Background: an optimization exercise with open tools, aiming at a short achievable clock period and few clock cycles. Do not read the settings as production practice. Function was checked by simulation only, so behaviour that the tests miss may differ from the original. Some runs may be left out. An edit can pass the tests and still lose a function that they never use. Power is estimated from default activity; no workload was simulated.

==> flow/constraint.sdc <==
create_clock -name core_clock -period 10.0 [get_ports {clk}]
set_input_delay 2.0000 -clock core_clock [delete_from_list [all_inputs] [get_ports {clk}]]
set_output_delay 2.0000 -clock core_clock [all_outputs]
set_load 0.01 [all_outputs]
==> flow/config.mk <==
export PLATFORM = sky130hd
export DESIGN_NAME = coco_cpu
export DESIGN_NICKNAME = coco_cpu
export VERILOG_FILES = /design/flow/design.v
export SDC_FILE = /design/flow/constraint.sdc
export NUM_CORES = 4
export LEC_CHECK = 0
export ABC_CLOCK_PERIOD_IN_PS = 3000
export CAP_MARGIN = 20
export CELL_PAD_IN_SITES_DETAIL_PLACEMENT = 1
export CELL_PAD_IN_SITES_GLOBAL_PLACEMENT = 2
export CORE_MARGIN = 2
export CORE_UTILIZATION = 30
export PLACE_DENSITY = 0.5
export SETUP_SLACK_MARGIN = 5
export SLEW_MARGIN = 20
==> flow/design.v <==
module coco_cpu(input clk, reset,
                output [31:0] address, writedata,
                input  [31:0] readdata,
                output WE,
                output [3:0] BE,
                output Req);
localparam [31:0] RESET_PC = 32'hBFC00000;
reg rst;
always @(posedge clk) rst <= reset;
localparam [31:0] EXC_PC   = 32'hBFC00380;
localparam R_ADD = 0, R_SUB = 1, R_AND = 2, R_OR = 3, R_XOR = 4, R_NOR = 5,
           R_SLT = 6, R_SLTU = 7, R_B = 8, R_SH = 9, R_HI = 10, R_LO = 11,
           R_CP0 = 12, R_LINK = 13, R_ONES = 14;
localparam NR = 15;
reg         xv;                  
reg  [31:0] xir;                 
reg  [31:0] xpc4;                
reg  [31:0] xbt;                 
reg  [31:0] xnpc;                
reg  [31:0] ras;                 
reg         xpt;                 
reg  [31:0] xa, xb, xopb;        
reg         xbimm;               
reg  [NR-1:0] xrsel;
reg         xwe;                 
reg  [4:0]  xrd;
reg         xld, xst, xbr, xj, xjr, xeret, xexc, xmd, xmdiv, xmsgn,
            xmthi, xmtlo, xhilo, xmtc0, xshv;
reg  [1:0]  xsht;                
reg  [4:0]  xshn;                
reg  [2:0]  xbrt;                
reg  [2:0]  xlt;                 
reg  [1:0]  xstt;                
reg  [31:0] ADDR;                
reg  [31:0] fnpc;                
reg         mv, mst;             
reg  [31:0] mwd;
reg  [3:0]  mbe;
reg  [2:0]  mlt;
reg  [4:0]  mrt;
wire [31:0] HI, LO;
reg  [7:0]  sr;                  
reg  [10:0] cause;               
reg  [31:0] epc, prid;
wire [31:0] rf [0:31];
assign rf[0] = 32'h0;
wire        rf_we;
wire [4:0]  rf_wa;
wire [31:0] rf_wd;
genvar gi;
generate for (gi = 1; gi < 32; gi = gi + 1) begin : g_rf
  reg [31:0] r;
  always @(posedge clk)
    if (rst) r <= 32'h0;
    else if (wbv && wbrd == gi) r <= wbd;
  assign rf[gi] = r;
end endgenerate
wire mdbusy;
wire x_hold  = xv && xhilo && mdbusy;
wire x_exec  = xv && !mv && !(xhilo && mdbusy);
wire [31:0] sum, dsum;
wire        dco;
coco_ksadd #(32) u_sum(.a(xa), .b(xopb),  .cin(1'b0), .s(sum),  .cout());
coco_ksadd #(32) u_dif(.a(xa), .b(~xopb), .cin(1'b1), .s(dsum), .cout(dco));
wire [32:0] dif  = {!dco, dsum};
wire        ltu  = !dco;
wire        lts  = (xa[31] != xopb[31]) ? xa[31] : ltu;
wire [4:0]  shn  = xshn;
wire [31:0] shl  = xb << shn;
wire [31:0] shr  = xb >> shn;
wire [31:0] sra  = shr | ({32{xb[31]}} & ~(32'hffffffff >> shn));
wire [31:0] shres = (xsht == 2'd1) ? shl : (xsht == 2'd3) ? sra : shr;
wire [4:0]  cpi  = xir[15:11];
wire [31:0] cp0r = (cpi == 5'd12) ? {16'h0, sr[7:2], 8'h0, sr[1:0]} :
                   (cpi == 5'd13) ? {16'h0, cause[10:5], 3'b000, cause[4:0], 2'b00} :
                   (cpi == 5'd14) ? epc :
                   (cpi == 5'd15) ? prid : 32'h11111111;
wire [31:0] xres = ({32{xrsel[R_ADD]}}  & sum) |
                   ({32{xrsel[R_SUB]}}  & dif[31:0]) |
                   ({32{xrsel[R_AND]}}  & (xa & xopb)) |
                   ({32{xrsel[R_OR]}}   & (xa | xopb)) |
                   ({32{xrsel[R_XOR]}}  & (xa ^ xopb)) |
                   ({32{xrsel[R_NOR]}}  & ~(xa | xopb)) |
                   ({32{xrsel[R_SLT]}}  & {31'h0, lts}) |
                   ({32{xrsel[R_SLTU]}} & {31'h0, ltu}) |
                   ({32{xrsel[R_B]}}    & xopb) |
                   ({32{xrsel[R_SH]}}   & shres) |
                   ({32{xrsel[R_HI]}}   & HI) |
                   ({32{xrsel[R_LO]}}   & LO) |
                   ({32{xrsel[R_CP0]}}  & cp0r) |
                   ({32{xrsel[R_LINK]}} & xpc4) |
                   {32{xrsel[R_ONES]}};
wire x_wr = x_exec && xwe;
wire a_eq = (xa == xb);
wire a_z  = (xa == 32'h0);
reg  taken;
always @(*)
  case (xbrt)
    3'd0: taken = a_eq;
    3'd1: taken = !a_eq;
    3'd2: taken = xa[31] || a_z;
    3'd3: taken = !xa[31] && !a_z;
    3'd4: taken = xa[31];
    3'd5: taken = !xa[31];
    default: taken = 1'b0;
  endcase
wire x_misp = x_exec && ((xbr && (taken != xpt)) ||
                         (xjr && (xa != xnpc)) ||
                         (xeret && (epc != xnpc)));
wire [31:0] x_fix = xbr ? (taken ? xbt : xpc4) : xjr ? xa : epc;
assign address   = ADDR;
assign writedata = mwd;
assign BE        = mbe;
assign WE        = mv && mst && !rst;
assign Req       = 1'b1;
wire [1:0]  lo2 = ADDR[1:0];
reg  [31:0] ldata;
always @(*)
  case (mlt)
    3'd1: ldata = (lo2 == 2'd0) ? {{24{readdata[7]}},  readdata[7:0]} :
                  (lo2 == 2'd1) ? {{24{readdata[15]}}, readdata[15:8]} :
                  (lo2 == 2'd2) ? {{24{readdata[23]}}, readdata[23:16]} :
                                  {{24{readdata[31]}}, readdata[31:24]};
    3'd2: ldata = (lo2 == 2'd0) ? {24'h0, readdata[7:0]} :
                  (lo2 == 2'd1) ? {24'h0, readdata[15:8]} :
                  (lo2 == 2'd2) ? {24'h0, readdata[23:16]} :
                                  {24'h0, readdata[31:24]};
    3'd3: ldata = (lo2 == 2'd0) ? {{16{readdata[15]}}, readdata[15:0]} :
                  (lo2 == 2'd2) ? {{16{readdata[31]}}, readdata[31:16]} : readdata;
    3'd4: ldata = (lo2 == 2'd0) ? {16'h0, readdata[15:0]} :
                  (lo2 == 2'd2) ? {16'h0, readdata[31:16]} : readdata;
    default: ldata = readdata;
  endcase
wire m_ld = mv && !mst && (mrt != 5'd0);
assign rf_we = x_wr || m_ld;
assign rf_wa = m_ld ? mrt : xrd;
assign rf_wd = m_ld ? ldata : xres;
reg         wbv;
reg  [4:0]  wbrd;
reg  [31:0] wbd;
always @(posedge clk)
  if (rst) begin
    wbv <= 1'b0; wbrd <= 5'd0; wbd <= 32'h0;
  end else begin
    wbv <= rf_we; wbrd <= rf_wa; wbd <= rf_wd;
  end
wire [31:0] fi  = readdata;
wire [5:0]  fop = fi[31:26];
wire [5:0]  ffn = fi[5:0];
wire [4:0]  frs = fi[25:21];
wire [4:0]  frt = fi[20:16];
wire [4:0]  frd = fi[15:11];
wire        fR  = (fop == 6'b000000);
reg [NR-1:0] d_rsel;
reg        d_we, d_ld, d_st, d_br, d_j, d_jr, d_eret, d_exc, d_md, d_mdiv, d_msgn,
           d_mthi, d_mtlo, d_hilo, d_mtc0, d_shv, d_bimm, d_sext;
reg [4:0]  d_rd;
reg [1:0]  d_sht, d_stt;
reg [2:0]  d_brt, d_lt;
always @(*) begin
  d_rsel = {NR{1'b0}};
  d_we = 1'b0; d_rd = frd;
  d_ld = 1'b0; d_st = 1'b0; d_br = 1'b0; d_j = 1'b0; d_jr = 1'b0; d_eret = 1'b0;
  d_exc = 1'b0; d_md = 1'b0; d_mdiv = 1'b0; d_msgn = 1'b0; d_mthi = 1'b0; d_mtlo = 1'b0;
  d_hilo = 1'b0; d_mtc0 = 1'b0; d_shv = 1'b0; d_bimm = 1'b0; d_sext = 1'b1;
  d_sht = 2'd0; d_stt = 2'd0; d_brt = 3'd6; d_lt = 3'd0;
  case (fop)
    6'b000000: begin
      d_we = 1'b1; d_rd = frd;
      case (ffn)
        6'b000000: begin d_rsel[R_SH] = 1'b1; d_sht = 2'd1; end
        6'b000010: begin d_rsel[R_SH] = 1'b1; d_sht = 2'd2; end
        6'b000011: begin d_rsel[R_SH] = 1'b1; d_sht = 2'd3; end
        6'b000100: begin d_rsel[R_SH] = 1'b1; d_sht = 2'd1; d_shv = 1'b1; end
        6'b000110: begin d_rsel[R_SH] = 1'b1; d_sht = 2'd2; d_shv = 1'b1; end
        6'b000111: begin d_rsel[R_SH] = 1'b1; d_sht = 2'd3; d_shv = 1'b1; end
        6'b001000: begin d_we = 1'b0; d_jr = 1'b1; end                        
        6'b001001: begin d_rd = 5'd31; d_rsel[R_LINK] = 1'b1; d_jr = 1'b1; end  
        6'b001100: begin d_we = 1'b0; d_exc = 1'b1; end                       
        6'b001101: begin d_we = 1'b0; d_exc = 1'b1; end                       
        6'b010000: begin d_rsel[R_HI] = 1'b1; d_hilo = 1'b1; end              
        6'b010010: begin d_rsel[R_LO] = 1'b1; d_hilo = 1'b1; end              
        6'b010001: begin d_we = 1'b0; d_mthi = 1'b1; d_hilo = 1'b1; end       
        6'b010011: begin d_we = 1'b0; d_mtlo = 1'b1; d_hilo = 1'b1; end       
        6'b011000: begin d_rsel[R_ONES] = 1'b1; d_md = 1'b1; d_msgn = 1'b1; end
        6'b011001: begin d_rsel[R_ONES] = 1'b1; d_md = 1'b1; end
        6'b011010: begin d_rsel[R_ONES] = 1'b1; d_md = 1'b1; d_mdiv = 1'b1; d_msgn = 1'b1; end
        6'b011011: begin d_rsel[R_ONES] = 1'b1; d_md = 1'b1; d_mdiv = 1'b1; end
        6'b100000, 6'b100001: d_rsel[R_ADD] = 1'b1;
        6'b100010, 6'b100011: d_rsel[R_SUB] = 1'b1;
        6'b100100: d_rsel[R_AND] = 1'b1;
        6'b100101: d_rsel[R_OR] = 1'b1;
        6'b100110: d_rsel[R_XOR] = 1'b1;
        6'b100111: d_rsel[R_NOR] = 1'b1;
        6'b101010: d_rsel[R_SLT] = 1'b1;
        6'b101011: d_rsel[R_SLTU] = 1'b1;
        default:   d_rsel[R_ONES] = 1'b1;
      endcase
    end
    6'b000010: d_j = 1'b1;
    6'b000011: begin d_j = 1'b1; d_we = 1'b1; d_rd = 5'd31; d_rsel[R_LINK] = 1'b1; end
    6'b000100: begin d_br = 1'b1; d_brt = 3'd0; end
    6'b000101: begin d_br = 1'b1; d_brt = 3'd1; end
    6'b000110: begin d_br = 1'b1; d_brt = 3'd2; end
    6'b000111: begin d_br = 1'b1; d_brt = 3'd3; end
    6'b000001: begin d_br = 1'b1; d_brt = (frt == 5'd0) ? 3'd4 : (frt == 5'd1) ? 3'd5 : 3'd6; end
    6'b001000, 6'b001001: begin d_we = 1'b1; d_rd = frt; d_bimm = 1'b1; d_rsel[R_ADD] = 1'b1; end
    6'b001010: begin d_we = 1'b1; d_rd = frt; d_bimm = 1'b1; d_rsel[R_SLT] = 1'b1; end
    6'b001011: begin d_we = 1'b1; d_rd = frt; d_bimm = 1'b1; d_rsel[R_SLTU] = 1'b1; end
    6'b001100: begin d_we = 1'b1; d_rd = frt; d_bimm = 1'b1; d_sext = 1'b0; d_rsel[R_AND] = 1'b1; end
    6'b001101: begin d_we = 1'b1; d_rd = frt; d_bimm = 1'b1; d_sext = 1'b0; d_rsel[R_OR] = 1'b1; end
    6'b001110: begin d_we = 1'b1; d_rd = frt; d_bimm = 1'b1; d_sext = 1'b0; d_rsel[R_XOR] = 1'b1; end
    6'b001111: begin d_we = 1'b1; d_rd = frt; d_bimm = 1'b1; d_rsel[R_B] = 1'b1; end           
    6'b010000: begin
      if (frs == 5'b00000) begin d_we = 1'b1; d_rd = frt; d_rsel[R_CP0] = 1'b1; end        
      else if (frs == 5'b00100) d_mtc0 = 1'b1;                                          
      else if (frs == 5'b10000) d_eret = 1'b1;                                          
    end
    6'b100011: begin d_ld = 1'b1; d_bimm = 1'b1; d_rd = frt; d_lt = 3'd0; end
    6'b100000: begin d_ld = 1'b1; d_bimm = 1'b1; d_rd = frt; d_lt = 3'd1; end
    6'b100100: begin d_ld = 1'b1; d_bimm = 1'b1; d_rd = frt; d_lt = 3'd2; end
    6'b100001: begin d_ld = 1'b1; d_bimm = 1'b1; d_rd = frt; d_lt = 3'd3; end
    6'b100101: begin d_ld = 1'b1; d_bimm = 1'b1; d_rd = frt; d_lt = 3'd4; end
    6'b101011: begin d_st = 1'b1; d_bimm = 1'b1; d_stt = 2'd0; end
    6'b101001: begin d_st = 1'b1; d_bimm = 1'b1; d_stt = 2'd1; end
    6'b101000: begin d_st = 1'b1; d_bimm = 1'b1; d_stt = 2'd2; end
    default: ;
  endcase
end
wire [31:0] fimm = (fop == 6'b001111) ? {fi[15:0], 16'h0} :
                   d_sext ? {{16{fi[15]}}, fi[15:0]} : {16'h0, fi[15:0]};
wire [31:0] f_wa = (wbv && wbrd == frs && frs != 5'd0) ? wbd : rf[frs];
wire [31:0] f_wb = (wbv && wbrd == frt && frt != 5'd0) ? wbd : rf[frt];
wire [31:0] f_ra = (x_wr && xrd == frs && frs != 5'd0) ? xres : f_wa;
wire [31:0] f_rb = (x_wr && xrd == frt && frt != 5'd0) ? xres : f_wb;
wire [31:0] fpc4 = ADDR + 32'd4;
wire [31:0] f_bt;
coco_ksadd #(32) u_bt(.a(fpc4), .b({{14{fi[15]}}, fi[15:0], 2'b00}), .cin(1'b0), .s(f_bt), .cout());
wire        f_pt = d_br && fi[15];
wire        f_seq = !(d_j || d_jr || d_eret || d_exc || f_pt);
wire [31:0] f_npo = ({32{d_j}}    & {fpc4[31:28], fi[25:0], 2'b00}) |
                    ({32{d_jr}}   & ras) |
                    ({32{d_eret}} & epc) |
                    ({32{d_exc}}  & EXC_PC) |
                    ({32{f_seq}}  & fpc4);
wire [31:0] f_npc = ({32{f_pt}} & f_bt) | f_npo;
wire f_take = !mv && !x_hold;
wire ld_a = m_ld && (mrt == xir[25:21]);
wire ld_b = m_ld && (mrt == xir[20:16]);
always @(posedge clk)
  if (rst) begin
    xv <= 1'b0;
    xir <= 32'h0; xwe <= 1'b0; xrd <= 5'd0; xrsel <= {NR{1'b0}};
    xld <= 1'b0; xst <= 1'b0; xbr <= 1'b0; xj <= 1'b0; xjr <= 1'b0; xeret <= 1'b0;
    xexc <= 1'b0; xmd <= 1'b0; xmdiv <= 1'b0; xmsgn <= 1'b0; xmthi <= 1'b0; xmtlo <= 1'b0;
    xhilo <= 1'b0; xmtc0 <= 1'b0; xshv <= 1'b0; xbimm <= 1'b0;
    xsht <= 2'd0; xstt <= 2'd0; xbrt <= 3'd6; xlt <= 3'd0;
    xpc4 <= 32'h0; xbt <= 32'h0; xnpc <= 32'h0; xpt <= 1'b0; xa <= 32'h0; xb <= 32'h0; xopb <= 32'h0; xshn <= 5'd0;
  end else if (f_take) begin
    xv <= !x_misp;
    xir <= fi; xwe <= d_we; xrd <= d_rd; xrsel <= d_rsel;
    xld <= d_ld; xst <= d_st; xbr <= d_br; xj <= d_j; xjr <= d_jr; xeret <= d_eret;
    xexc <= d_exc; xmd <= d_md; xmdiv <= d_mdiv; xmsgn <= d_msgn; xmthi <= d_mthi; xmtlo <= d_mtlo;
    xhilo <= d_hilo; xmtc0 <= d_mtc0; xshv <= d_shv; xbimm <= d_bimm;
    xsht <= d_sht; xstt <= d_stt; xbrt <= d_brt; xlt <= d_lt;
    xpc4 <= fpc4;
    xbt <= f_bt;
    xnpc <= f_npc;
    xpt <= f_pt;
    xa <= f_ra; xb <= f_rb; xopb <= d_bimm ? fimm : f_rb;
    xshn <= d_shv ? f_ra[4:0] : fi[10:6];
  end else begin
    if (ld_a) begin xa <= ldata; if (xshv) xshn <= ldata[4:0]; end
    if (ld_b) begin xb <= ldata; if (!xbimm) xopb <= ldata; end
  end
wire a_mv   = mv;
wire a_hold = !mv && x_hold;
wire a_mem  = x_exec && (xld || xst);
wire a_f    = !mv && !x_hold && !x_misp && !a_mem;
wire [1:0] ea = sum[1:0];
reg  [3:0] st_be;
reg  [31:0] st_wd;
always @(*)
  case (xstt)
    2'd1: begin st_be = ea[1] ? 4'b1100 : 4'b0011; st_wd = ea[1] ? {xb[15:0], 16'h0} : {16'h0, xb[15:0]}; end
    2'd2: begin
      st_be = 4'b0001 << ea;
      st_wd = {xb[7:0], xb[7:0], xb[7:0], xb[7:0]} & {{8{ea == 2'd3}}, {8{ea == 2'd2}}, {8{ea == 2'd1}}, {8{ea == 2'd0}}};
    end
    default: begin st_be = 4'b1111; st_wd = xb; end
  endcase
always @(posedge clk)
  if (rst) begin
    mv <= 1'b0; mst <= 1'b0; mwd <= 32'h0; mbe <= 4'h0; mlt <= 3'd0; mrt <= 5'd0;
    ADDR <= RESET_PC; fnpc <= RESET_PC;
  end else begin
    mv <= x_exec && (xld || xst);
    ADDR <= ({32{a_f && f_pt}} & f_bt) |
            ({32{a_mv}}   & fnpc) |
            ({32{a_hold}} & ADDR) |
            ({32{x_misp}} & x_fix) |
            ({32{a_mem}}  & sum) |
            ({32{a_f}}    & f_npo);
    fnpc <= f_npc;
    mst <= xst;
    mwd <= st_wd;
    mbe <= st_be;
    mlt <= xlt;
    mrt <= xld ? xrd : 5'd0;
  end
always @(posedge clk)
  if (rst) ras <= 32'h0;
  else if (x_exec && xrsel[R_LINK]) ras <= xpc4;
always @(posedge clk)
  if (rst) begin
    sr <= 8'hFF; cause <= 11'h0; epc <= 32'h0; prid <= 32'h0;
  end else if (x_exec && xmtc0) begin
    case (cpi)
      5'd12: sr <= {xb[15:10], xb[1:0]};
      5'd13: cause <= {xb[15:10], xb[6:2]};
      5'd14: epc <= xb;
      5'd15: prid <= xb;
      default: ;
    endcase
  end else if (x_exec && xexc) begin
    sr[1:0] <= 2'b10;
    cause[9:5] <= 5'd0;
    cause[4:0] <= xir[0] ? 5'd9 : 5'd8;
    epc <= xpc4;
  end
coco_muldiv md(.clk(clk), .reset(rst),
               .start(x_exec && xmd), .div(xmdiv), .sgn(xmsgn), .a(xa), .b(xb),
               .mthi(x_exec && xmthi), .mtlo(x_exec && xmtlo),
               .busy(mdbusy), .hi(HI), .lo(LO));
endmodule
module coco_muldiv
  (input clk, reset, start, div, sgn,
   input [31:0] a, b,
   input mthi, mtlo,
   output busy,
   output reg [31:0] hi, lo);
reg        run, isdiv, neg_lo, neg_hi;
reg [5:0]  cnt;
reg [31:0] bb, ih, il;
reg [31:0] m3;
assign busy = run;
wire [31:0] a1 = (sgn && a[31]) ? (~a + 32'd1) : a;
wire [31:0] b1 = (sgn && b[31]) ? (~b + 32'd1) : b;
wire [31:0] ma0 = il[0] ? bb : 32'h0;
wire [31:0] ms1;
coco_ksadd #(32, 5) u_ms1(.a(ih), .b(ma0), .cin(1'b0), .s(ms1), .cout());
wire [31:0] m_hi = {1'b0, ms1[31:1]};
wire [31:0] m_lo = {ms1[0], il[31:1]};
wire [31:0] x0 = ih;
wire [31:0] x1 = {ih[30:0], il[31]};
wire [31:0] t1, t2_0, t2_1;
coco_ksadd #(32, 5) u_t1 (.a(x0), .b(~bb), .cin(1'b1), .s(t1),   .cout());
coco_ksadd #(32, 5) u_t20(.a(x1), .b(~bb), .cin(1'b1), .s(t2_0), .cout());
coco_ksadd #(32, 5) u_t21(.a(x1), .b(~m3), .cin(1'b1), .s(t2_1), .cout());
wire        k1 = !t1[31];
wire [31:0] t2 = ({32{k1}} & t2_1) | ({32{!k1}} & t2_0);
wire        k2 = !t2[31];
wire [31:0] h1 = ({32{k1}} & {t1[30:0], il[31]}) | ({32{!k1}} & x1);
wire [31:0] h2 = ({32{k2}} & {t2[30:0], il[30]}) | ({32{!k2}} & {h1[30:0], il[30]});
wire [31:0] d_lo = {il[29:0], k1, k2};
wire [31:0] d1_lo = {il[30:0], k1};
wire [63:0] negm = ~{ih, il} + 64'd1;
wire [31:0] hsh  = {1'b0, ih[31:1]};
wire [31:0] mf_hi = neg_lo ? negm[63:32] : ih;
wire [31:0] mf_lo = neg_lo ? negm[31:0] : il;
wire [31:0] df_hi = neg_hi ? (~hsh + 32'd1) : hsh;
wire [31:0] df_lo = neg_lo ? (~il + 32'd1) : il;
wire s_mstep = run && !isdiv && !cnt[5];
wire s_dprep = run && isdiv && (cnt == 6'd0);
wire s_dstep = run && isdiv && (cnt != 6'd0) && (cnt < 6'd17);
wire s_fin   = run && (isdiv ? !(cnt < 6'd17) : cnt[5]);
always @(posedge clk)
  if (reset) begin
    run <= 1'b0; isdiv <= 1'b0; neg_lo <= 1'b0; neg_hi <= 1'b0; cnt <= 6'd0; bb <= 32'h0;
    m3 <= 32'h0; ih <= 32'h0; il <= 32'h0;
    hi <= 32'h0; lo <= 32'h0;
  end else begin
    if (start) begin
      run <= 1'b1; isdiv <= div; cnt <= 6'd0; bb <= b1;
      neg_lo <= sgn && (a[31] ^ b[31]);
      neg_hi <= sgn && (a[31] ^ b[31]) && a[31];
      ih <= 32'h0; il <= a1;
    end else if (run) begin
      cnt <= cnt + 6'd1;
      if (s_fin) run <= 1'b0;
      if (s_mstep) begin ih <= m_hi; il <= m_lo; end
      if (s_dstep) begin ih <= h2; il <= d_lo; end
      if (s_dprep) begin
        m3 <= (bb << 1) + bb;
        ih <= h1; il <= d1_lo;
      end
    end
    if (!start && s_fin) begin
      hi <= isdiv ? df_hi : mf_hi;
      lo <= isdiv ? df_lo : mf_lo;
    end else if (!start && !run && mthi) hi <= a;
    else if (!start && !run && mtlo) lo <= a;
  end
endmodule
module coco_ksadd #(parameter W = 32, parameter L = 5)    
  (input [W-1:0] a, b, input cin, output [W-1:0] s, output cout);
wire [W-1:0] p0 = a ^ b;
wire [W-1:0] gl [0:L];
wire [W-1:0] pl [0:L];
assign gl[0] = (a & b) | {{(W-1){1'b0}}, p0[0] & cin};
assign pl[0] = p0;
genvar l, i;
generate for (l = 0; l < L; l = l + 1) begin : g_lvl
  for (i = 0; i < W; i = i + 1) begin : g_bit
    if (i >= (1 << l)) begin : g_op
      assign gl[l+1][i] = gl[l][i] | (pl[l][i] & gl[l][i - (1 << l)]);
      assign pl[l+1][i] = pl[l][i] & pl[l][i - (1 << l)];
    end else begin : g_cp
      assign gl[l+1][i] = gl[l][i];
      assign pl[l+1][i] = pl[l][i];
    end
  end
end endgenerate
assign s = p0 ^ {gl[L][W-2:0], cin};
assign cout = gl[L][W-1];
endmodule
==> flow/standard.sh <==
#!/bin/bash
# synth_recipe.tcl (not shown) runs the flow's synth.tcl, then flattens the netlist and writes it again
# the make line also repeats each setting of config.mk as NAME=value (left out here)
make -C /OpenROAD-flow-scripts/flow DESIGN_CONFIG=/design/flow/config.mk WORK_HOME=/design/flow/orfs CLKGATE_MAP_FILE= SYNTH_SCRIPT=/design/flow/synth_recipe.tcl "${@:-finish}"
==> flow/flow/run.sh <==
#!/bin/bash
# The standard layout (standard.sh: standard synthesis, floorplan,
# placement, CTS, routing) with two changes to how it is made:
#  - timing repair aims further below the clock period than config.mk's
#    SETUP_SLACK_MARGIN (capped at 5 ns) allows;
#  - the port buffers are buf_6 cells instead of the default pick.
# The clock period and I/O constraints are the standard flow's, unchanged.
set -euo pipefail
bash standard.sh SETUP_SLACK_MARGIN=${MARGIN:-6} \
  "BUFFER_PORTS_ARGS=-buffer_cell sky130_fd_sc_hd__buf_6" finish > standard_make.log 2>&1
==> flow_summary.ini, run 1 <==
[outcome]
status = timing/DRC/antenna clean

[sta]
rsz0062_at_grt = true
fmax_mhz = 235
relSlewSlack = 0.148
tns_ns = 0
period_needed_ns = 4.26
setup_viol = 0
worst_slack_ns = 5.74

[critical_path]
crit_chain = and4_4 -> and2_4 -> nand2_4 -> nor3_4 -> buf_4 -> nand2_2 -> xnor2_4 -> ha_4 -> inv_1 -> o21bai_1 -> a21oi_1 -> o21ai_0 -> a31oi_4 -> nand3_4 -> a31oi_4 -> buf_4 -> nor2b_2 -> or3_1 -> nand3_1 -> a21oi_1
crit_path_end_kind = flip-flop
startpoint_type = flip-flop

[synth]
synthesis.area_um2 = 105000
yosysTopAreaCellShare = 0.327
syn_inst = 14400
synth_commonest_cells = nand2_1, a21oi_1, dfxtp_1, clkbuf_1, nor2_1
async_flop_share = 0
ys_top_cells_by_area = dfxtp_1, nand2_1, a21oi_1
yosys_warnings = 4
yosysTopAreaCell = dfxtp_1
synth.avg_cell_area_um2 = 7.30
synth-seq-cells = 1717
synth_cell_types = 112

[placed_design]
post-place-ws_ns = 3.53
hpwl_um = 517000

[routing]
postRouteAntennaNets = 0
wl_per_cell_um = 41.6
drc = 0

[global_route]
grt_pass1_wl_um = 1050000
antenna_found_initial = 74
grt_max_degree = 193

[cells_and_area]
largest_register_ff_count = 992
final_cell_mix = nand2_1, a21oi_1, dfxtp_1
syn2layout_area_growth_pct = 20.8
fillers = 41300
nets = 14500
final_common_cell = nand2_1

[die]
initial_core_util = 0.301
pin_count = 104
fp.dieW_um = 596

[power_and_ir_drop]
cellPowerDensity_nw_per_um2 = 135
p_leak_nw = 45.2

[cts]
cts_tree = yes
cts_hold_buf = 0
h-tree-depth = 4
cts-buffers-inserted = 221
clkTransAtPathRegs_ns = 0.06
clk_path_buf_depth = 4

[min_path]
hold_path_class = flip-flop to flip-flop

[job]
maxCapViolCount = 0
Testbench counts for the RTL of run 1, summed over its fixed seeds: cycles 36,233.
-- run 1: what timing repair did --
action	in CTS	in global routing
setup endpoints to repair	380	333
setup buffers	178	125
endpoints found under the hold margin	0	0
resized for setup	658	373
gates cloned	5	11
pin swaps	119	117
-- run 1: path summary, 6_finish.rpt --
kind            from      end  slack [ns]  depth (start not counted)
min          ras[27]  ras[27]        0.45                          2
max          ADDR[9]  xbt[30]        5.74                         20
max reg2reg  ADDR[9]  xbt[30]        5.74                         20
min reg2reg  ras[27]  ras[27]        0.45                          2
-- run 1: power by group --
| part | internal, mW | total, mW | switching, mW |
|---|---|---|---|
| Combinational | 0.467 | 1.52 | 1.05 |
| Sequential | 6.90 | 7.01 | 0.112 |
| Clock | 4.97 | 8.60 | 3.63 |
| Total | 12.3 | 17.1 | 4.79 |
-- run 1: cell families (layout without fill, tap and decap cells) --
group,Yosys count,count (layout),synth area share
compound gates,4629,4629,0.287
xor+xnor,509,509,0.0425
fa+ha+maj,296,296,0.0358
buf+inv,1627,1554,0.0606
flops,1717,1717,0.327
mux,274,274,0.0333
other cells,1,27,0.0000357
simple gates,5322,5325,0.213
-- run 1: worst min-delay path: cells and delay by family, from the launching register on --
kind | cells | cell delay (ns)
compound gates | 1 | 0.05
flops | 1 | 0.30
simple gates | 1 | 0.05
-- run 1: layout make-up --
class                      instances  area, µm²  share of cell area
antenna                           26       65.1            0.000513
inverter                         269       1080             0.00853
multi-input combinational      11000      68900               0.543
tap                             4599       5750              0.0454
clock inverter                    72        922             0.00727
timing repair buffer             882       8950              0.0706
sequential                      1717      34500               0.272
clock buffer                     331       6590              0.0520
-- run 1: per-layer routing --
| metal | wire, µm | global-route usage | vias up |
|---|---|---|---|
| met3 | 72300 | 0.0925 | 2666 |
| met2 | 340000 | 0.650 | 7424 |
| met4 | 70700 | 0.312 | 12 |
| li1 | - | - | 50800 |
| met5 | 78 | 0 | - |
| met1 | 304000 | 0.519 | 62500 |
-- run 1: metrics by stage --
stage	instances	hold WS, ns
2_1_floorplan	14400	0.427
3_3_place_gp	18200	0.436
3_5_place_dp	18200	0.444
4_1_cts	18800	0.452
5_1_grt	18900	0.470
6_report	18900	0.450
**Run 1: sequential cells coloured by instance or generate block**

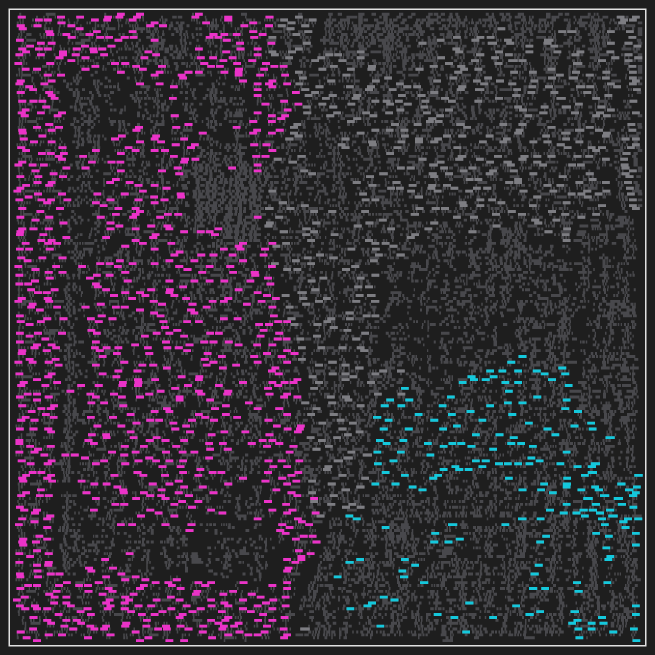
legend:
  md:
    colour: cyan
    placed_flops: 202
  g_rf:
    colour: magenta
    placed_flops: 992

**Run 1: the routed nets**

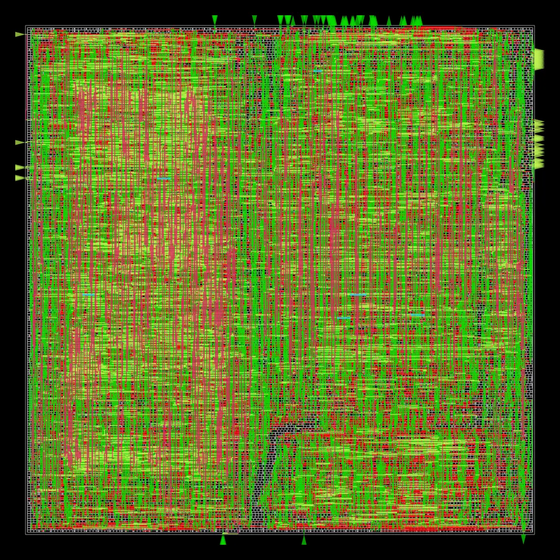
Total GRT Usage: 0.423
Post-Route M1 WL: 304000 µm
WL met3: 72300 µm
max layer used: met5
Vias: 123000

**Run 1: cell placement**

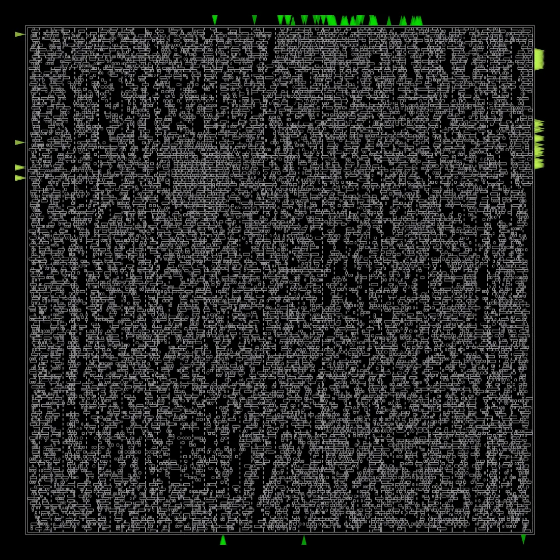
Final Core Density: 0.363
final std cells w/o fill: 18900
sequential cells: 1717
CORE AREA: 349000 µm²
TAP cells: 4599

**Run 1: I/O nets highlighted**

The bar under the picture is 200 µm long.
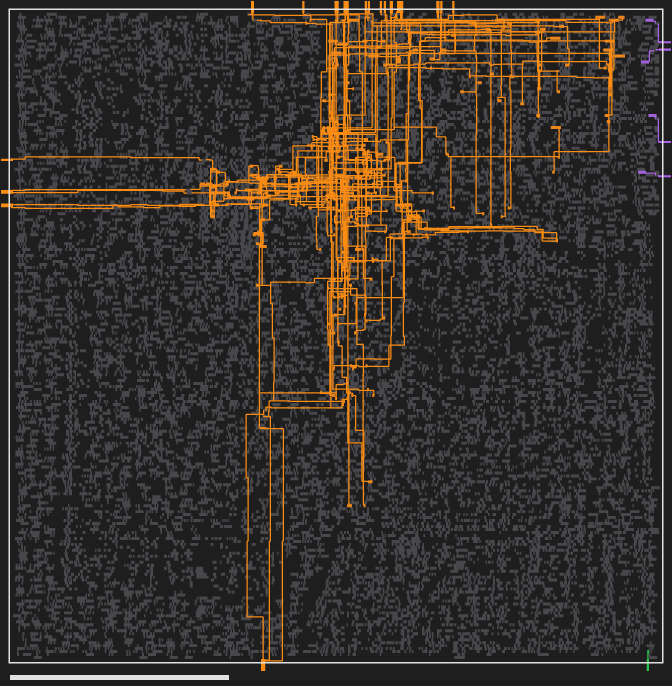

--- run 2 (diff from run 1) ---
--- a/flow/design.v
+++ b/flow/design.v
@@ -235,6 +235,7 @@
 wire [31:0] f_rb = (x_wr && xrd == frt && frt != 5'd0) ? xres : f_wb;
 wire [31:0] fpc4 = ADDR + 32'd4;
-wire [31:0] f_bt;
-coco_ksadd #(32) u_bt(.a(fpc4), .b({{14{fi[15]}}, fi[15:0], 2'b00}), .cin(1'b0), .s(f_bt), .cout());
+wire [29:0] f_btw;
+coco_ksadd #(30, 5) u_bt(.a(ADDR[31:2]), .b({{14{fi[15]}}, fi[15:0]}), .cin(1'b1), .s(f_btw), .cout());
+wire [31:0] f_bt = {f_btw, ADDR[1:0]};
 wire        f_pt = d_br && fi[15];
 wire        f_seq = !(d_j || d_jr || d_eret || d_exc || f_pt);
**Run 2: I/O nets highlighted**

The bar under the picture is 200 µm long.
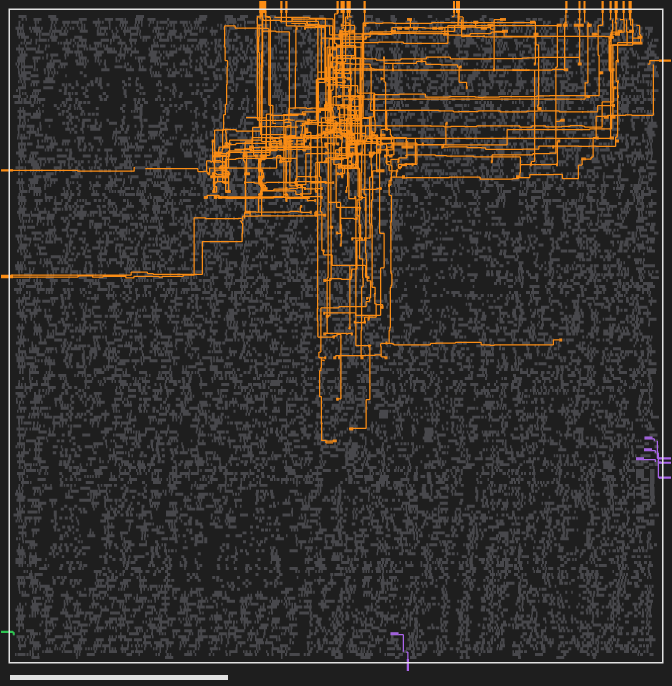
legend:
  BE:
    colour: purple
    direction: output
    edge: 3 east, 1 south
    end_cells: 4
    buffers: 4
    wire: 100 µm
  Req:
    colour: green
    direction: output
    edge: west
    end_cells: 1
    buffers: 0
    wire: 4.10 µm
  readdata:
    colour: orange
    direction: input
    edge: 28 north, 3 west, 1 east
    end_cells: 337
    buffers: 56
    wire: 18300 µm
num ports: 104
Buffers on Ports: 102

**Run 2: sequential cells coloured by instance or generate block**

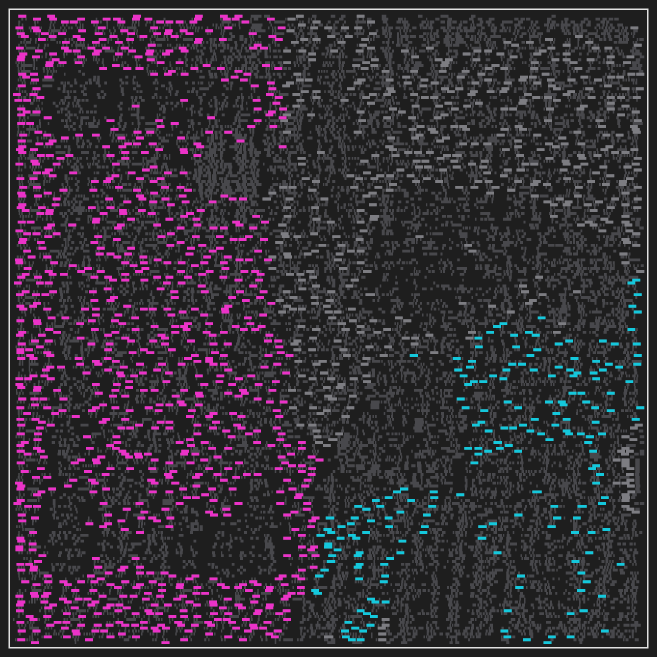
legend:
  g_rf:
    colour: magenta
    placed_flops: 992
  md:
    colour: cyan
    placed_flops: 202
not coloured: 523
Final Core Density: 0.361
final std cells w/o fill: 19000
Die Area: 357000 µm²

==> run 2 against run 1 <==
Compared with the run above:
- final cell count rose by 0.14%
- synthesized cell count up 0.26%
- sequential power about the same
- largest cell class unchanged
- critical path depth shrank 7
- global-route usage increased by 0.13 points
- combinational power is essentially flat
- clock skew shrank 0.029 ns
- still clean on timing, DRC and antenna
- sequential cell count unchanged
==> flow_summary.ini, run 2 <==
[outcome]
status = timing/DRC/antenna clean

[global_route]
grt_pass1_wl_um = 1060000
antenna_found_initial = 60
grt_max_degree = 178
grt_usage = 0.424

[cells_and_area]
nets = 14500
syn2layout_area_growth_pct = 19.6
largest_register_ff_count = 992
final_common_cell = nand2_1
final_cell_mix = nand2_1, a21oi_1, dfxtp_1

[sta]
worst_slack_ns = 5.85
rsz0062_at_grt = true
relSlewSlack = 0.134
tns_ns = 0
fmax_mhz = 241
setup_viol = 0
period_needed_ns = 4.15

[die]
die_h_um = 597
core_um2 = 350000
fp.dieW_um = 597
initial_core_util = 0.302

[routing]
wl_per_cell_um = 41.7
num_vias = 125000
postRouteAntennaNets = 0
drc = 0

[min_path]
hold_path_class = flip-flop to flip-flop
worstHoldStart = md.m3[3]
hold_depth = 2

[critical_path]
startpoint_type = primary input
crit_chain = buf_16 -> nand3b_1 -> buf_4 -> nor2_4 -> buf_4 -> buf_8 -> a22oi_1 -> nand4_1 -> a2111oi_1 -> a31oi_1 -> a21oi_1 -> mux2_2 -> nor2_1
crit-reg2reg-launch = xa[23]
reg2regPathDepth = 12
crit_path_end_kind = flip-flop
cp-startpoint = readdata[23]

[synth]
synth-seq-cells = 1717
yosys_warnings = 5
synth.avg_cell_area_um2 = 7.33
ys_top_cells_by_area = dfxtp_1, nand2_1, a21oi_1
yosysTopAreaCell = dfxtp_1
synthesis.area_um2 = 106000
synth_cell_types = 97
async_flop_share = 0
syn_inst = 14400
yosysTopAreaCellShare = 0.325

[cts]
cts_tree = yes
clk_path_buf_depth = 4
cts_hold_buf = 0
clkTransAtPathRegs_ns = 0.06
cts-buffers-inserted = 222
cts-root-buf = clkbuf_16

[power_and_ir_drop]
switching_share = 0.282
p_int_mw = 12.4
p_sw_mw = 4.87
cellPowerDensity_nw_per_um2 = 137
p_clk_frac = 0.508
p_leak_nw = 44.6

[placed_design]
hpwl_um = 523000

[job]
maxCapViolCount = 0
Testbench counts for the RTL of run 2, summed over its fixed seeds: cycles 36,233.
**Run 2: the routed nets**

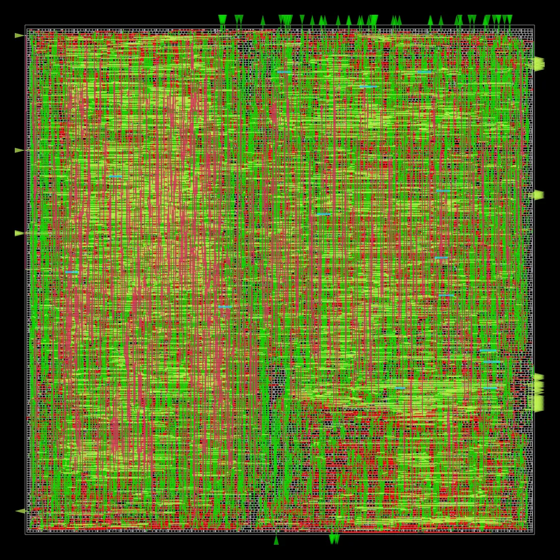
Met2 Wirelength: 338000 µm
WL met3: 76600 µm

-- run 2: final timing paths --
kind              end  slack [ns]
min reg2reg  md.m3[3]        0.45
max reg2reg  xopb[26]        5.89
min          md.m3[3]        0.45
max             xa[3]        5.85
-- run 2: metrics by stage --
step	hold slack (ns)	utilization	std cells
after floorplan	0.427	-	14400
after global placement	0.437	0.322	18300
after detailed placement	0.446	0.322	18300
after CTS	0.454	0.354	18800
after global routing	0.471	0.361	18900
final	0.449	0.361	19000
-- run 2: power groups by stage --
stage / clock, mW / sequential (mW) / combinational, mW
final: 8.77 / 7.01 / 1.49
after detailed placement: 0 / 7.16 / 1.28
after global placement: 0 / 7.16 / 1.27
after global routing: 9.10 / 7.00 / 1.52
after floorplan: 0 / 7.10 / 0.718
after CTS: 8.84 / 7.00 / 1.37
-- run 2: worst min-delay path, stage by stage, from the launching register on --
cell     delay, ns
dfxtp_1       0.30
nand2_1       0.05
a21oi_1       0.05
-- run 2: layout make-up --
class,instances,area [µm²]
Clock buffer,310,6320
Inverter,242,1040
Timing Repair Buffer,866,8470
Clock inverter,99,1320
Antenna cell,35,87.6
Multi-Input combinational cell,11100,68900
Tap cell,4599,5750
Sequential cell,1717,34500
Fill cell,41600,224000
-- run 2: repair_timing --
item / in CTS / in global routing
setup endpoints to repair: 315 / 216
buffers inserted: 131 / 103
pin swaps: 80 / 90
resized for setup: 490 / 330
gates cloned: 3 / 7
-- run 2: per-layer routing --
metal | track usage | up-vias | part of all wire
li1 | - | 51200 | -
met1 | 0.528 | 63400 | 0.39
met2 | 0.644 | 7650 | 0.43
met3 | 0.0968 | 2541 | 0.097
met4 | 0.302 | 28 | 0.085
met5 | 0 | - | 0.00025
-- run 2: kinds of logic (layout without fill, tap and decap cells) --
kind of cell | after synthesis | count (layout) | share of synthesized area
flops | 1717 | 1717 | 0.325
fa+ha+maj | 296 | 296 | 0.0356
other cells | 1 | 36 | 0.0000355
xor+xnor | 505 | 505 | 0.0419
mux | 302 | 302 | 0.0364
compound gates | 4696 | 4696 | 0.290
buf+inv | 1610 | 1517 | 0.0583
simple gates | 5285 | 5288 | 0.213
**Run 2: cell placement**

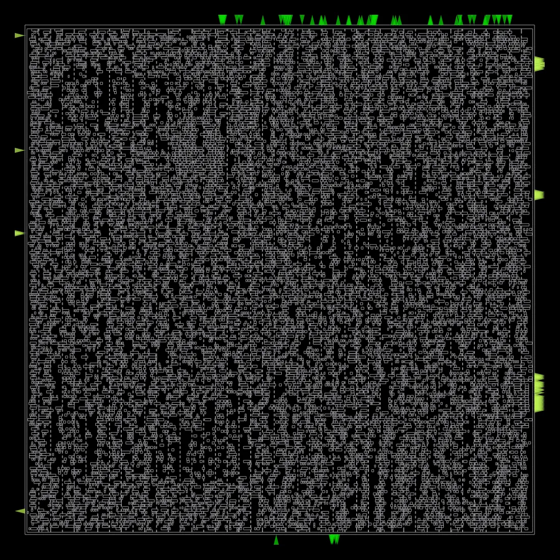

--- run 3 (diff from run 2) ---
--- a/flow/design.v
+++ b/flow/design.v
@@ -344,4 +344,5 @@
 reg [5:0]  cnt;
 reg [31:0] bb, ih, il;
+reg [31:0] mq;           
 reg [31:0] m3;
 assign busy = run;
@@ -373,4 +374,6 @@
 wire [31:0] df_lo = neg_lo ? (~il + 32'd1) : il;
 wire s_mstep = run && !isdiv && !cnt[5];
+wire        m_zero = (mq == 32'h0);
+wire [63:0] m_sh   = {ih, il} >> (6'd32 - cnt);
 wire s_dprep = run && isdiv && (cnt == 6'd0);
 wire s_dstep = run && isdiv && (cnt != 6'd0) && (cnt < 6'd17);
@@ -379,5 +382,5 @@
   if (reset) begin
     run <= 1'b0; isdiv <= 1'b0; neg_lo <= 1'b0; neg_hi <= 1'b0; cnt <= 6'd0; bb <= 32'h0;
-    m3 <= 32'h0; ih <= 32'h0; il <= 32'h0;
+    m3 <= 32'h0; ih <= 32'h0; il <= 32'h0; mq <= 32'h0;
     hi <= 32'h0; lo <= 32'h0;
   end else begin
@@ -386,9 +389,10 @@
       neg_lo <= sgn && (a[31] ^ b[31]);
       neg_hi <= sgn && (a[31] ^ b[31]) && a[31];
-      ih <= 32'h0; il <= a1;
+      ih <= 32'h0; il <= a1; mq <= a1;
     end else if (run) begin
       cnt <= cnt + 6'd1;
       if (s_fin) run <= 1'b0;
-      if (s_mstep) begin ih <= m_hi; il <= m_lo; end
+      if (s_mstep && m_zero) begin {ih, il} <= m_sh; cnt <= 6'd32; end
+      else if (s_mstep) begin ih <= m_hi; il <= m_lo; mq <= {1'b0, mq[31:1]}; end
       if (s_dstep) begin ih <= h2; il <= d_lo; end
       if (s_dprep) begin
**Run 3: cell placement**

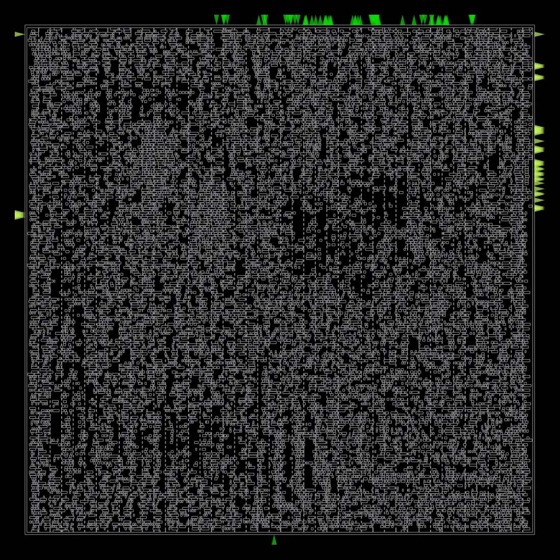
final std cells w/o fill: 19900
Rows: 222
sequential cells: 1749
CORE AREA: 366000 µm²
filler cell count: 43300

**Run 3: I/O nets highlighted**

The bar under the picture is 200 µm long.
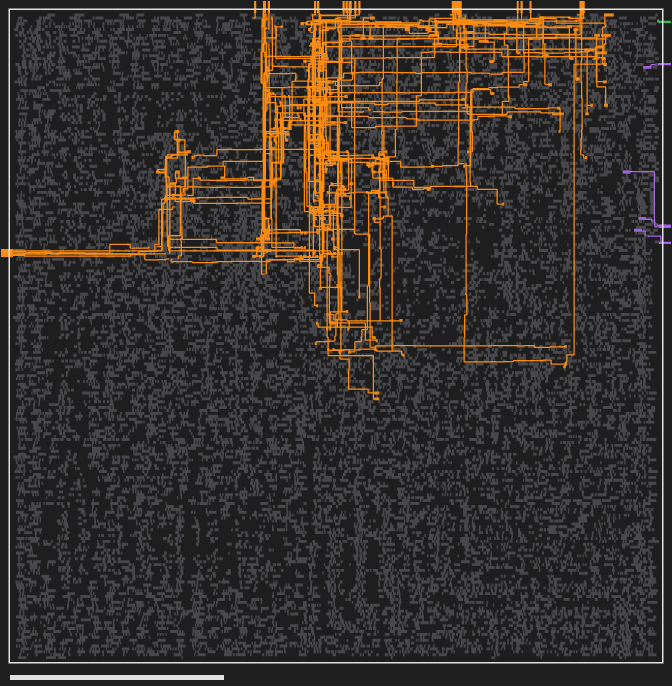
legend:
  readdata:
    colour: orange
    direction: input
    edge: 27 north, 5 west
    end_cells: 316
    buffers: 74
    wire: 21.5 mm
  Req:
    colour: green
    direction: output
    edge: east
    end_cells: 1
    buffers: 0
    wire: 4.30 µm
  BE:
    colour: purple
    direction: output
    edge: east
    end_cells: 4
    buffers: 4
    wire: 133 µm

**Run 3: sequential cells coloured by instance or generate block**

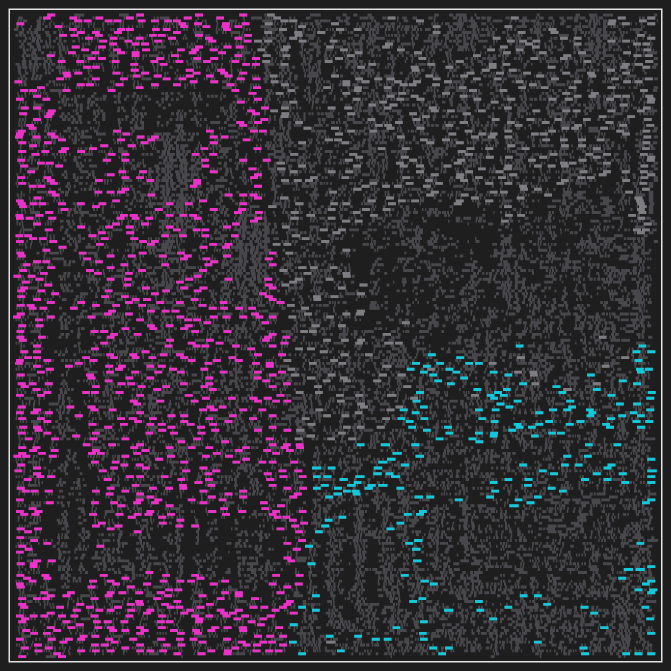
legend:
  md:
    colour: cyan
    placed_flops: 234
  g_rf:
    colour: magenta
    placed_flops: 992
Final Core Density: 0.371
Die Area: 372000 µm²

==> run 3 against run 2 <==
Compared with the run above:
- still clean
- global-route usage grew 0.25 points
- sequential cell count up 32
- maximum frequency is 0.71% lower
- clock power is 1% higher
- combinational power barely moved
- critical path depth rose by 1
- register-to-register slack got worse by 0.04 ns
- critical path type unchanged
- largest power group unchanged
==> flow_summary.ini, run 3 <==
[sta]
period_needed_ns = 4.18
rsz0062_at_grt = true
fmax_mhz = 239

[synth]
synthSimpleGateAreaFrac = 0.205
synth-seq-cells = 1749
async_flop_share = 0
synthXorXnorAreaFrac = 0.0416
syn_inst = 14900
synth_top_family_by_area = compound AO/OA/AOI/OAI gates
ys_top_cells_by_area = dfxtp_1, nand2_1, a21oi_1
synth-compound-area-share = 0.287
synth_mux_area_frac = 0.0567
synth_cell_types = 104

[cts]
cts-buffers-inserted = 225
clkTransAtPathRegs_ns = 0.05
cts_tree = yes

[critical_path]
crit-reg2reg-launch = md.bb[4]
crit_chain = buf_16 -> nand2b_4 -> buf_4 -> buf_12 -> nor2_4 -> buf_4 -> a22oi_1 -> nand3_1 -> or4_4 -> a221oi_4 -> o211ai_1 -> o21ai_1 -> a311o_2 -> a21oi_1
crit-reg2reg-capture = md.ih[29]
reg2regPathDepth = 16

[min_path]
hold_path_class = flip-flop to flip-flop
hold_depth = 2
worstHoldStart = md.m3[3]

[power_and_ir_drop]
powerComb_mw = 1.52
seq_power_share = 0.407
cellPowerDensity_nw_per_um2 = 130
p_sw_mw = 4.91
p_clk_mw = 8.90
p_clk_frac = 0.507
power-top-group = clock

[cells_and_area]
syn2layout_area_growth_pct = 23.1
final_common_cell = nand2_1

[global_route]
grt_max_degree = 185
grt_usage = 0.427
antenna_found_initial = 58

[job]
maxCapViolCount = 0

[die]
die_h_um = 610
pin_count = 104
initial_core_util = 0.301
fp.dieW_um = 610

[outcome]
status = timing/DRC/antenna clean

[routing]
wl_per_cell_um = 42.0
Testbench counts for the RTL of run 3, summed over its fixed seeds: cycles 35,516.
run 3: cell count changes in the layout (fill, tap and decap cells not counted), moves of 71 or more:
cell and delta:
nor2_1 +161, mux2i_1 +98, buf_12 +71, a22oi_1 -92, buf_4 +131, a21oi_1 +147
run 3: final cells by class:
| class | instances | area, µm² |
|---|---|---|
| diodes | 27 | 67.6 |
| clock buffers | 325 | 6720 |
| clock inverters | 86 | 1090 |
| fillers | 43300 | 230000 |
| inverters | 237 | 1040 |
| multi-input cells | 11500 | 73700 |
| flip-flops and latches | 1749 | 35100 |
| well taps | 4816 | 6030 |
| repair buffers | 1110 | 11800 |
| repair inverters | 1 | 8.76 |
run 3: tightest hold or removal path: cells and delay by family (launching register included):
kind,cells,cell delay [ns]
flops,1,0.31
simple gates,1,0.05
compound gates,1,0.05
run 3: kinds of logic (layout without fill, tap and decap cells):
group,count (synthesis),after routing
and+or+nand+nor,5401,5403
AOI/OAI and AO/OA,4855,4855
DFF,1749,1749
buffers and inverters,1653,1759
xor gates and xnor gates,521,522
muxes,456,459
adders and majority gates,296,296
other,1,28
run 3: worst max-delay path by stage:
stage	end	startpoint	depth (start not counted)
after floorplan	ADDR[28]	readdata[0]	15
after global placement	xa[7]	readdata[21]	11
after detailed placement	xa[9]	readdata[21]	11
after CTS	xa[9]	readdata[22]	14
after global routing	md.ih[29]	md.bb[4]	16
final	xopb[1]	readdata[17]	14
run 3: what timing repair did:
item                                    CTS  global route
pin swaps                               150           166
endpoints found under the setup margin  404           220
hold endpoints to repair                  0             0
setup buffers                           283           198
gates cloned                             14            12
resized for setup                       740           474
run 3: stage by stage:
stage                      util  setup WS (ns)  area [µm²]  std cells
after floorplan               -           5.46      111000      14900
after global placement    0.321           2.85      117000      18900
after detailed placement  0.321           3.16      117000      18900
after CTS                 0.359           5.86      131000      19700
after global routing      0.371           5.84      136000      19900
final                     0.371           5.82      136000      19900
run 3: metal layers:
layer | vias up | global-route usage | part of all wire
li1 | 53500 | - | -
met1 | 66300 | 0.529 | 0.39
met2 | 7964 | 0.648 | 0.43
met3 | 2739 | 0.0920 | 0.091
met4 | 20 | 0.321 | 0.091
met5 | - | 0 | 0.00017

-- static timing again, ports no longer ideal --
No port has a modelled driver above. Below, the same layouts with a new extraction and two added sets of constraints.
Step 1: set_driving_cell puts a clkbuf_16 on clk and a buf_2 on each other input, an assumption about the parent block.
Step 2 moves the port delays by t, midway between the first and last clock arrival at a register: inputs arrive t later, outputs are due t later. That takes back most of the time a late clock gives input paths.
a / b / c = ideal ports / drivers / drivers and shift; a / b = the first two.
run | t, ns | slack for setup (ns) | latest minus earliest clock arrival (ns) | cell pins on the clock port's net
run 1 | 1.058 | 5.744 / 5.744 / 4.695 | 0.171 / 0.171 | 1
run 2 | 1.075 | 5.850 / 5.722 / 4.647 | 0.156 / 0.157 | 1
run 3 | 1.070 | 5.821 / 5.719 / 4.649 | 0.160 / 0.160 | 1
After both steps setup and hold are still met in every run listed. The setup slack of run 2, which loses most, moves by -0.128 ns with the drivers and by -1.203 ns with both steps.
